Context: an optimization exercise on an open-source flow, tuned for small area, a short achievable clock period and few clock cycles per item. The choices shown serve that exercise and are no tape-out recipe.
The RTL was checked by simulation tests, not by an equivalence proof against the original design.
No activity file was given, so power comes from the tool's default toggle rates.

File: flow/run.sh
#!/bin/bash
# synth_recipe.tcl (not shown) runs the flow's synth.tcl, then flattens the netlist and writes it again
# the make line also repeats each setting of config.mk as NAME=value (left out here)
make -C /OpenROAD-flow-scripts/flow DESIGN_CONFIG=/design/flow/config.mk WORK_HOME=/design/flow/orfs CLKGATE_MAP_FILE= SYNTH_SCRIPT=/design/flow/synth_recipe.tcl finish
File: flow/config.mk
export PLATFORM = sky130hd
export DESIGN_NAME = RL
export DESIGN_NICKNAME = RL
export VERILOG_FILES = /design/flow/design.v
export SDC_FILE = /design/flow/constraint.sdc
export NUM_CORES = 4
export LEC_CHECK = 0
export CAP_MARGIN = 20
export CORE_MARGIN = 2
export CORE_UTILIZATION = 30
export PLACE_DENSITY = 0.5
export SLEW_MARGIN = 20
File: flow/constraint.sdc
create_clock -name core_clock -period 12.0 [get_ports {clk}]
set_input_delay 2.4000 -clock core_clock [delete_from_list [all_inputs] [get_ports {clk}]]
set_output_delay 2.4000 -clock core_clock [all_outputs]
set_load 0.01 [all_outputs]
File: flow/design.v
module Montgomery (
	input wire clk,
	input wire rst_n,
    input wire START,
	input wire [128-1: 0] X,
    input wire [128-1: 0] Y,
    input wire [128-1: 0] N,
    output reg [128-1: 0] O,
	output reg DONE
);
    parameter IDLE = 2'b00;
    parameter CALC = 2'b01;
    parameter CHECK = 2'b10;
    parameter FINISH = 2'b11;
	reg start, next_DONE;
    reg [1:0] state, next_state;
    reg [128-1: 0] x, y, n;
    reg [128-1: 0] next_x, next_y, next_n;
    reg [128-1: 0] temp_x, temp_y, temp_n;
    reg [128-1: 0] A, next_A;
    reg [128-1: 0] next_O;
    reg [128: 0] temp_AY;
    reg [8-1: 0] k, next_k;
	always @(posedge clk) begin
		if( !rst_n ) begin
            x <= 128'd0;
            y <= 128'd0;
            n <= 128'd0;
            O <= 128'd0;
            A <= 128'd0;
            k <= 8'd0;
            temp_x <= 128'd0;
            temp_y <= 128'd0;
            temp_n <= 128'd0;
            DONE <= 1'b0;
            start <= 1'b0;
            state <= IDLE;
		end else begin
			temp_x <= X;
            temp_y <= Y;
            temp_n <= N;
            x <= next_x;
            y <= next_y;
            n <= next_n;
            O <= next_O;
            A <= next_A;
            k <= next_k;
            DONE <= next_DONE;
            start <= START;
            state <= next_state;
		end
	end
	always @(*) begin
        next_x = x;
        next_y = y;
        next_n = n;
        next_O = O;
        next_A = A;
        next_k = k;
        next_DONE = 1'b0;
        next_state = IDLE;
        temp_AY = {(128+1){1'b0}};
        case (state)
            IDLE: begin
                if(start)begin
                    next_state = CALC;
                    next_x = temp_x;
                    next_y = temp_y;
                    next_n = temp_n;
                    next_O = 128'd0;
                    next_A = 128'd0;
                    next_k = 8'd0;
                end else begin
                    next_state = IDLE;
                end
            end 
            CALC: begin
                if(k == 128) begin
                    next_k = 8'd0;
                    next_state = CHECK;
                end else begin
                    next_k = k + 8'd1;
                    next_state = CALC;
                    if( x[k] ) begin
                        temp_AY = A + Y;
                        if( temp_AY[0] )begin
                            next_A = (A + Y + N) >> 1'b1;
                        end else begin
                            next_A = (A + Y) >> 1'b1;
                        end
                    end else begin
                        if( A[0] )begin
                            next_A = (A + N) >> 1'b1;
                        end else begin
                            next_A = A >> 1'b1;
                        end
                    end
                end
            end 
            CHECK: begin
                if(A >= n)begin
                    next_O = A - n;
                end else begin
                    next_O = A;
                end
                next_state = FINISH;
                next_DONE = 1'd1;
            end 
            FINISH: begin
                next_DONE = 1'd0;
                next_state = IDLE;
            end 
        endcase
	end
endmodule
module RL (
	input wire clk,
	input wire rst_n,
    input wire START,
    input wire MODE,
	input wire [128-1: 0] Message,
    input wire [128-1: 0] PublicE,
    input wire [128-1: 0] KeyN,
    input wire [31:0] Q,
    output reg [128-1: 0] RESULT,          
	output reg OE_N,
    output reg EN,
    output reg WEN,
    output reg [7:0] ADDR
);
	parameter IDLE    = 4'b0000;
    parameter READ    = 4'b0001;
    parameter R2MODN  = 4'b0010;
    parameter CALCME  = 4'b0011;
	parameter WAITCR  = 4'b0100;
    parameter WAITPR  = 4'b0101;
    parameter WAITCPR = 4'b0110;
    parameter WAITCP  = 4'b0111;
    parameter P2MODN  = 4'b1000;
	parameter CALCME2 = 4'b1001;
    parameter CALCMM  = 4'b1010;
    parameter WAIT    = 4'b1011;
    parameter FINISH  = 4'b1100;
    parameter R = {1'b1, 128'd0};
    parameter H = 128'd128 - 128'd1;
    parameter ReadData = 128/32 - 1;
    parameter Omega = 2*128;
    reg start, Mode, next_OE_N;
    reg mode, next_mode;
    reg [3:0] state, next_state;
    reg [128-1:0] message, publicE, keyN;
    reg [128-1:0] M, E, N, next_M, next_E, next_N;
    reg [128-1:0] C, P, next_C, next_P;
    reg [128-1:0] next_RESULT;           
    reg [1:0] calc, next_calc;
    reg [129-1: 0] countR, next_countR;
    reg [129: 0] R2, next_R2;
    reg [129-1: 0] countP, next_countP;
    reg [129: 0] P2, next_P2;
    reg next_EN, next_WEN;
    reg [7:0] next_ADDR;
    reg [31:0] QQ, q, next_q;
    reg [128-1:0] temp, next_temp;
    wire Trigger, Done;
    wire [128-1:0] X, Y, OO;
    reg trigger, next_trigger;
    reg done, next_done;
    reg [128-1:0] O, x, y, next_x, next_y;
    reg [128-1:0] CR, PR, CPR, CP, next_CR, next_PR, next_CPR, next_CP;
    Montgomery m ( .clk(clk), .rst_n(rst_n), .START(Trigger), .X(X), .Y(Y),  .N(N), .O(OO),  .DONE(Done) );
    assign Trigger = trigger;
    assign X = x;
    assign Y = y;
	always @(posedge clk) begin
		if( !rst_n ) begin
            start <= 1'd0;
            Mode  <= 1'd0;
            mode  <= 1'd0;
            OE_N  <= 1'd1;
            state <= IDLE;
            calc <= 2'd0;
			temp    <= 128'd0;
            RESULT  <= 128'd0;          
            message <= 128'd0;
            publicE <= 128'd0;
            keyN    <= 128'd0;
            M <= 128'd0;
            E <= 128'd0;
            N <= 128'd0;
            C <= 128'd0;
            P <= 128'd0;
            P2 <= 128'd0;
            R2 <= 129'd0;
            countR <= 129'd0;
            countP <= 129'd0;
            x <= 128'd0;
            y <= 128'd0;
            CR <= 128'd0;
            PR <= 128'd0;
            CPR <= 128'd0;
            CP <= 128'd0;
            O <= 128'd0;
            trigger <= 1'd0;
            EN <= 1'd0;
            WEN <= 1'd1;
            ADDR <= 8'd0;
            QQ <= 32'd0;
            q <= 32'd0;
            temp <= 128'd0;
		end else begin
			start <= START;
            Mode  <= MODE;
            mode  <= next_mode;
            OE_N  <= next_OE_N;
            state <= next_state;
            calc <= next_calc;
            message <= Message;
            publicE <= PublicE;
            keyN    <= KeyN;
            M <= next_M;
            E <= next_E;
            N <= next_N;
            C <= next_C;
            P <= next_P;
            P2 <= next_P2;
            R2 <= next_R2;
            countR <= next_countR;
            countP <= next_countP;
            RESULT <= next_RESULT;
            done <= Done;
            x <= next_x;
            y <= next_y;
            CR <= next_CR;
            PR <= next_PR;
            CPR <= next_CPR;
            CP <= next_CP;
            O <= OO;
            trigger <= next_trigger;
            EN <= next_EN;
            WEN <= next_WEN;
            ADDR <= next_ADDR;
            QQ <= Q;
            q <= next_q;
            temp <= next_temp;
		end
	end
	always @(*) begin
        next_OE_N   = 1'd1;
        next_state  = IDLE;
        next_mode   = mode;
        next_calc   = calc;
        next_countR = countR;
        next_countP = countP;
        next_RESULT = RESULT;
        next_R2 = R2;
        next_P2 = P2;
        next_M = M;
        next_E = E;
        next_N = N;
        next_C = C;
        next_P = P;
        next_x = x;
        next_y = y;
        next_CR = CR;
        next_PR = PR;
        next_CPR = CPR;
        next_CP = CP;
        next_trigger = 1'b0;
        next_EN = 1'b0;
        next_WEN = 1'b1;
        next_ADDR = ADDR;
        next_q = q;
        next_temp = temp;
		case (state)
			IDLE: begin
                if(start && !Mode) begin
                    next_state = READ;
                    next_mode  = Mode;
                    next_M = message;
                    next_E = publicE;
                    next_N = keyN;
                    next_C = 128'd1;
                    next_P = message;
                    next_R2 = 129'd1;
                    next_countR = 129'd0;
                    next_countP = 129'd1;
                    next_EN = 1'b1;
                    next_ADDR = 4'd0;
                    next_q = QQ;
                end else if(start && Mode) begin
                    next_state = READ;
                    next_mode  = Mode;
                    next_M = message;
                    next_E = publicE;
                    next_N = keyN;
                    next_C = message;
                    next_P = publicE;
                    next_R2 = 129'd1;
                    next_countR = 129'd0;
                    next_countP = 129'd1;
                    next_EN = 1'b1;
                    next_ADDR = 4'd0;
                    next_q = QQ;
                end else begin
                    next_state = IDLE;
                end
            end
            READ: begin
                next_EN = 1'b1;
                if(countR <= 129'd2) begin
                    next_state = READ;
                    next_EN = 1'b1;
                    next_countR = countR + 129'd1;
                    next_countP = countP;
                    next_ADDR = ADDR + 8'd1;
                    next_q = QQ;
                    next_temp = QQ;
                end else if(countP <= ReadData) begin
                    next_state = READ;
                    next_ADDR = ADDR + 8'd1;
                    next_q = QQ;
                    next_temp = (temp << 6'd32) + QQ;
                    next_countP = countP + 129'd1;
                end else begin
                    next_state = READ;
                    next_EN = 1'b1;
                    next_ADDR = ADDR + 8'd1;
                    next_countR = countR + 129'd1;
                    next_countP = 129'd1;
                    next_q = QQ;
                    next_temp = (temp << 6'd32) + QQ;
                    if(countR == 129'd3) begin
                        next_M = temp;
                        next_P = temp;
                        next_temp = QQ;
                    end else if(countR == 129'd4) begin
                        next_E = temp;
                        next_temp = QQ;
                    end else if(countR == 129'd5) begin
                        next_N = temp;
                        next_temp = QQ;
                        next_EN = 1'b0;
                        next_countP = countP;
                        next_ADDR = ADDR;
                    end else if(countR == 129'd6) begin
                        next_EN = 1'b0;
                        next_countP = countP;
                        next_ADDR = ADDR;
                    end else if(countR == 129'd7) begin
                        next_state = R2MODN;
                        next_ADDR = ADDR;
                        next_EN = 1'b0;
                        next_countR = 129'd1;
                        next_countP = 129'd1;
                    end
                end
            end
            R2MODN: begin
                if(countR <= Omega) begin
                    if(R2 >= N) begin
                        next_R2 = R2 - N;
                    end else begin
                        next_countR = countR + 129'd1;
                        next_R2 = R2 + R2;
                    end
                    next_state = R2MODN;
                end else begin
                    if(R2 >= N) begin
                        next_R2 = R2 - N;
                        next_state = R2MODN;
                    end else begin
                        $display(">> R^2 (mod %10d) = %10d", N, R2);
                        next_countR = 129'd0;
                        if(mode) begin
                            next_state = CALCMM;
                        end else begin
                            next_state = CALCME;
                        end
                    end
                end
            end
            CALCME: begin
                if(countR <= H) begin
                    if( E[countR] ) begin
                        next_x = C;
                        next_y = R2;
                        next_trigger = 1'b1;
                        next_state = WAITCR;
                        next_calc = 2'd0;
                    end else begin
                        next_P2 = P;
                        next_countP = 129'd1;
                        next_state = P2MODN;
                    end
                    next_countR = countR + 129'd1;
                end else begin 
                    next_state = CALCME2;
                end
            end
            CALCMM: begin
                next_x = C;
                next_y = R2;
                next_trigger = 1'b1;
                next_state = WAITCR;
                next_calc = 2'd3;
            end
            WAITCR: begin
                if( done ) begin
                    next_CR = O;
                    next_x = P;
                    next_y = R2;
                    next_trigger = 1'b1;
                    next_state = WAITPR;  
                end else begin
                    next_trigger = 1'b0;
                    next_state = WAITCR;
                end
            end
            WAITPR: begin
                if( done ) begin
                    next_PR = O;
                    next_x = CR;
                    next_y = O;
                    next_trigger = 1'b1;
                    next_state = WAITCPR;  
                end else begin
                    next_trigger = 1'b0;
                    next_state = WAITPR;
                end
            end
            WAITCPR: begin
                if( done ) begin
                    next_CPR = O;
                    next_x = O;
                    next_y = 128'd1;
                    next_trigger = 1'b1;
                    next_state = WAITCP;  
                end else begin
                    next_trigger = 1'b0;
                    next_state = WAITCPR;
                end
            end
            WAITCP: begin
                if( done ) begin
                    if(calc == 2'd0) begin
                        next_CP = O;
                        next_C = O;
                        next_state = P2MODN;
                    end else if(calc == 2'd1)  begin
                        next_CP = O;
                        next_C = O;
                        next_state = WAIT;
                    end else if(calc == 2'd2) begin
                        next_P = O;
                        next_state = CALCME;
                    end else if(calc == 2'd3) begin
                        next_CP = O;
                        next_C = O;
                        next_state = WAIT;
                        next_countR = 129'd0;
                        next_countP = 129'd1;
                    end
                end else begin
                    next_state = WAITCP;
                end
            end
            P2MODN: begin
                next_x = P;
                next_y = R2;
                next_trigger = 1'b1;
                next_state = WAITCR;
                next_calc = 2'd2;
            end
            CALCME2: begin
                if(1'b0) begin
                    next_x = C;
                    next_y = R2;
                    next_trigger = 1'b1;
                    next_state = WAITCR;
                    next_calc = 2'd1;
                end else begin
                    next_state = WAIT;
                    next_countR = 129'd1;
                    next_countP = 129'd1;
                end
            end
            WAIT: begin
                next_OE_N = 1'b0;
                next_WEN = 1'b0;
                next_EN = 1'b1;
                next_countP = (128 - 64);
                next_countR = 129'd1;
                next_RESULT = C >> (128 - 32);
                next_state = FINISH;
                next_ADDR = 8'd192;
            end
            FINISH: begin
                next_WEN = 1'b0;
                next_EN = 1'b1;
                next_ADDR = ADDR + 8'd1;
                if(countR <= 129'd2) begin
                    next_OE_N = 1'b0;
                    next_countR = countR + 129'd1;
                    next_countP = countP;
                    next_ADDR = ADDR;
                    next_RESULT = RESULT;
                    next_state = FINISH;
                end 
                else if(countP > 8'd0 && countP <= (128 - 32)) begin
                    next_OE_N = 1'b0;
                    next_countP = countP - 32;
                    next_countR = 129'd1;
                    next_RESULT = C >> countP;
                    next_state = FINISH;
                    next_countR = 129'd1;
                end 
                else if(countP == 8'd0) begin
                    next_OE_N = 1'b0;
                    next_countP = 128;
                    next_countR = 129'd1;
                    next_RESULT = C >> countP;
                    next_state = FINISH;
                    next_countR = 129'd1;
                end else begin
                    next_OE_N = 1'b1;
                    next_countP = 8'd1;
                    next_countR = 129'd1;
                    next_RESULT = C >> countP;
                    next_state = IDLE;
                end
            end
		endcase
	end
endmodule
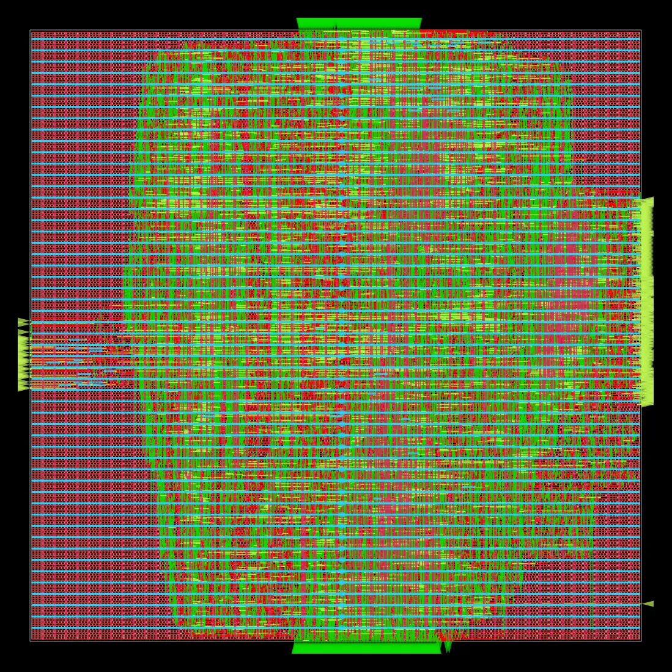
Fig. 1. The whole layout, all layers.
I/O pins: 559
die area: 539000 um2
Horiz. Die Dim: 734 um
fin cells: 27000
wirelength, routed: 769000 um

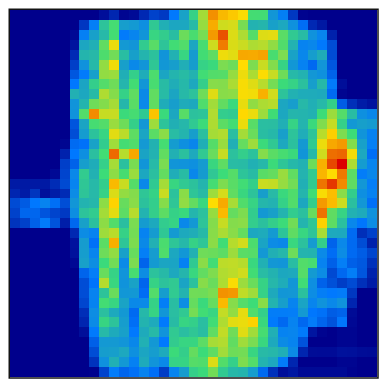
Fig. 2. Routed metal per tile.
Scale: 0.5 px per um. 37 x 37 tiles, from dark blue (low) to red (high), scaled to the fullest tile. Values are wire area over tile area, all layers added.
fullest tile: 0.70
tiles over half the peak: 27%
mean over tiles: 0.24
nearly empty tiles: 21%
Vias: 154000
WL/cell: 28.4 um
gr usage total: 27.0%

==> impl_results.md <==
* CTS buffer count at roughly 330
* Core box area at 532000 um2
* CTS tree: done
* Place WS at 2.83 ns
* Reg-to-reg endpoint: m.A[120]$_SDFFE_PN0P_
* Root buffer cell: clkbuf_16
* Drt initial violations at roughly 18000
* Synth top area share at 36.1%
* Area grow syn2layout at 14.0%
* Distinct cells, synth at around 110
* Setup crit end: m.A[120]$_SDFFE_PN0P_
* Ys async rst share at 0%
* FP Rows at 268
* Avg Inst Size Synth at 7.98 um2
* Post-synth EDFFs at 1
* Hold Vio Cnt, Final at 0
* Yosys reg bits at just under 3000
* Setup_tns at 0 ns
* Synth cell count leaders: 2884 x dfxtp_1, 2341 x nand2_1, 2320 x nor2_1
* Commonest non-fill, non-tap cell in the layout: dfxtp_1
* LEAKAGE at 69.2 nW
* Status: timing/DRC/antenna clean
* Endpoint type of the worst setup path: flop
* Largest net degree at the start of global routing at about 190
* Primary FF master, synth: dfxtp_1
* Hold WC Path Type: flop to flop
* Dpl cell area at around 170000 um2
* Worst Hold Launch: m.temp_x[113]$_SDFF_PN0_
* Final nets at 20800
* Most frequent cells in the layout: 2872 x dfxtp_1, 2332 x nand2_1, 2306 x nor2_1
* Count leader, synth: dfxtp_1
* Total grt overflow at 0
* Clock Skew at 0.0721 ns
* Startpoint type of the worst setup path: flop
* Worst-path clk slew at roughly 0.07 ns
* Cell area after layout at between 150000 and 200000 um2
* Antenna-violating nets left at 0
* CP Max Fanout at 24
* Post-route clock period utilization at about 77%
* CTS Buffer Depth at 4
* First-pass GRT wire length at between 1000000 and 1500000 um
* Max VDD drop at between 0.1 and 0.15 mV
* Reg2Reg Setup Slack at between 2 and 3 ns
* Max Cap Viol at 0
* Crit path from: m.A[0]$_SDFFE_PN0P_
* Required time worst endpoint at about 13 ns
* Synth area leaders: dfxtp_1 36%, a21oi_1 6.3%, nand2_1 5.5%
* DP Wirelength at 598000 um
* Reg2reg start: m.A[0]$_SDFFE_PN0P_
* DRT Pass-1 Iters at 10
* Final Max Tran Viols at 0
* Hold Buf Count CTS at 0
* Critical path arrival at approximately 10 ns
* Seq/Total Area, Yosys at a little over a third
* Rel. slew slack at ~15%
* Post-synthesis instance total at approximately 20000
* R2R depth at 27
* Cell Pwr Density at about 120 nW/um2
* Tmin final at 9.30 ns
* DRC viols at 0
* Hold path cells at 2
* Synth area leader: dfxtp_1
* Clock Sinks at about 2900
* Critical path class: flop to flop
* Number of gates resized after CTS at 0
* Multi-input logic area at 94800 um2
* Placed cells at between 20000 and 30000
* H-tree lvl count at 5
* Worst skew pair latency at 1.00 ns
* Layout cells sized above 1 at 6.10%
* Register area at slightly below 60000 um2
* Post-synthesis cell area at around 160000 um2
* Initial Util at roughly 30%
* RSZ-0062 raised after global routing: false
* Fillcell total at 55700
* Postcts setup bufs at 0
* Syn nets at 21200
* Vias in the first global route at 143000
* Endpoints failing setup at 0
* Yosys warns at 2
* PortBufs at ~560
* Routed vias/inst at between 5 and 6
* F_max at 108 MHz
* Worst setup margin at about 2.7 ns
* Hold EP: m.x[113]$_SDFFE_PN0P_
* Slew @ Worst Pin at 1.27 ns
* Gpl congestion at slightly above 1
* Antenna violations before repair at 108
Testbench counts, summed over its fixed seeds: cycles 3,847,824, ops 40.
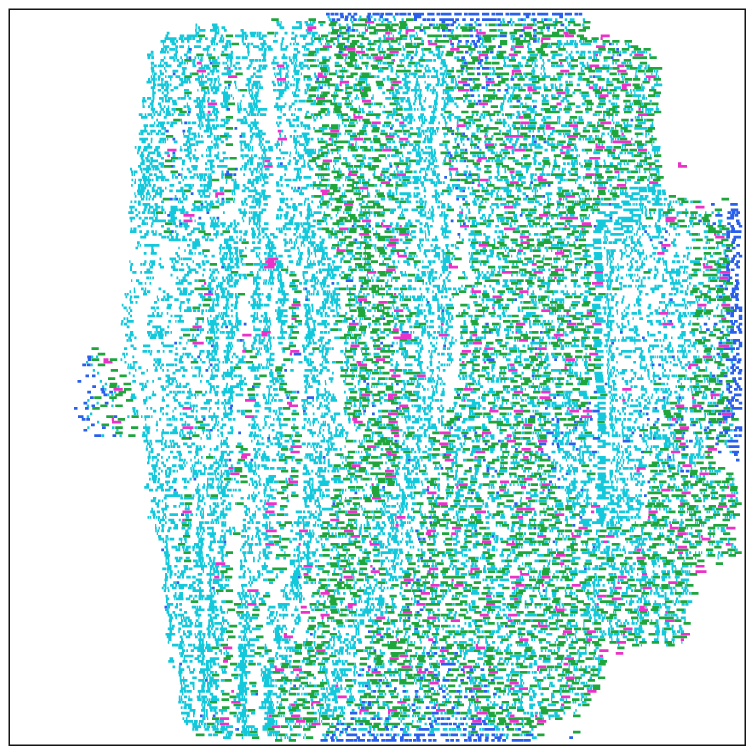
Fig. 3. Placement by cell class.
Scale: 1 px per um.
[other buffers and delay cells] blue | cells: 857
[all other logic] cyan | cells: 15620
[clock drivers and dummy loads] magenta | cells: 585
[flip-flops] green | cells: 2885
sequential cell area share: 31.7%
Post-Route Utilization: 34.3%

[cell type report]
type	count	area share, %
Clock inverter	114	0.805
Inverter	500	1.04
Timing Repair Buffer	857	4.37
Antenna cell	82	0.112
Multi-Input combinational cell	15100	51.9
Tap cell	7020	4.81
Sequential cell	2885	31.7
Clock buffer	471	5.25
[critical path, stage by stage (launching register included)]
cell	delay (ns)
dfxtp_4	0.75
ha_4	0.22
a21oi_1	0.08
o221ai_1	0.47
a2111oi_2	0.22
o31ai_1	0.66
a21oi_1	0.15
nor3_1	0.81
a31oi_1	0.58
nor3_1	0.68
nor2_1	0.19
o21ai_0	0.27
xor2_1	0.34
ha_1	0.23
nand4_1	0.20
or3_1	0.41
nor2_1	0.43
and4_1	0.26
a32oi_1	0.18
nor2_1	0.18
a211oi_1	0.08
buf_4	0.21
o31a_1	0.30
o31ai_1	0.49
a31oi_1	0.19
xnor2_1	0.15
a221oi_1	0.28
nand3_1	0.11
[per-layer routing]
metal | track usage, % | vias up | part of all wire, %
met3 | 4.66 | 1286 | 7.8
met5 | 0 | - | 0.059
met2 | 39.7 | 6638 | 42
li1 | - | 71300 | -
met1 | 38.1 | 75000 | 45
met4 | 13.3 | 76 | 5.6
[registers in the layout, indices dropped and copies added (netlist names), 128 cells and up, named ones only]
| register | flops |
|---|---|
| C | 128 |
| CR | 128 |
| E | 128 |
| N | 128 |
| O | 128 |
| P | 128 |
| R2 | 130 |
| RESULT | 128 |
| countP | 129 |
| countR | 129 |
| keyN | 128 |
| m.O | 128 |
| m.n | 128 |
| m.temp_n | 128 |
| m.temp_x | 128 |
| m.x | 128 |
| message | 128 |
| publicE | 128 |
| temp | 128 |
| x | 128 |
| y | 128 |
[through the flow]
step	power [W]	hold WS, ns
finish	0.0227	0.415
global route	0.0234	0.438
CTS	0.0228	0.403
detailed placement	0.0123	0.425
global placement	0.0123	0.419
floorplan	0.0114	0.386
[report_power, final]
group / internal [W] / leakage, nW / switching, W / total, W
logic: 0.000693 / 40.3 / 0.00126 / 0.00195
registers: 0.00983 / 23.5 / 0.000373 / 0.0102
clock network: 0.00608 / 5.41 / 0.00445 / 0.0105
[cells by family after synthesis]
kind of cell	after synthesis	share of synthesized area, %
compound gates	6124	24.8
simple gates	7052	20.0
xor+xnor	735	4.02
mux	543	4.90
buf+inv	2062	4.93
fa+ha+maj	666	5.23
flops	2885	36.1

[separate check: timing with driven ports]
Ports are ideal in the flow. The routed layout listed here was re-timed in OpenROAD. Step 1 assumes that a clkbuf_16 drives the clock port and a buf_2 every other input. Step 2 times the ports against the registers' clock, not the clock port: input delays grow and output delays shrink by t, the midpoint of the rising clock arrivals with the driver on. Three values: ideal ports, drivers, drivers and shift; two values: the first two.
shift t [ns]: 1.099
setup WS [ns]: 2.704 / 2.704 / 2.704
worst data-port slew with drivers (ns): 0.20
pins driven straight from the clock port: 1
After both steps setup and hold are still met in this run. The setup slack of this run moves by 0.000 ns with the drivers and by 0.000 ns with both steps.
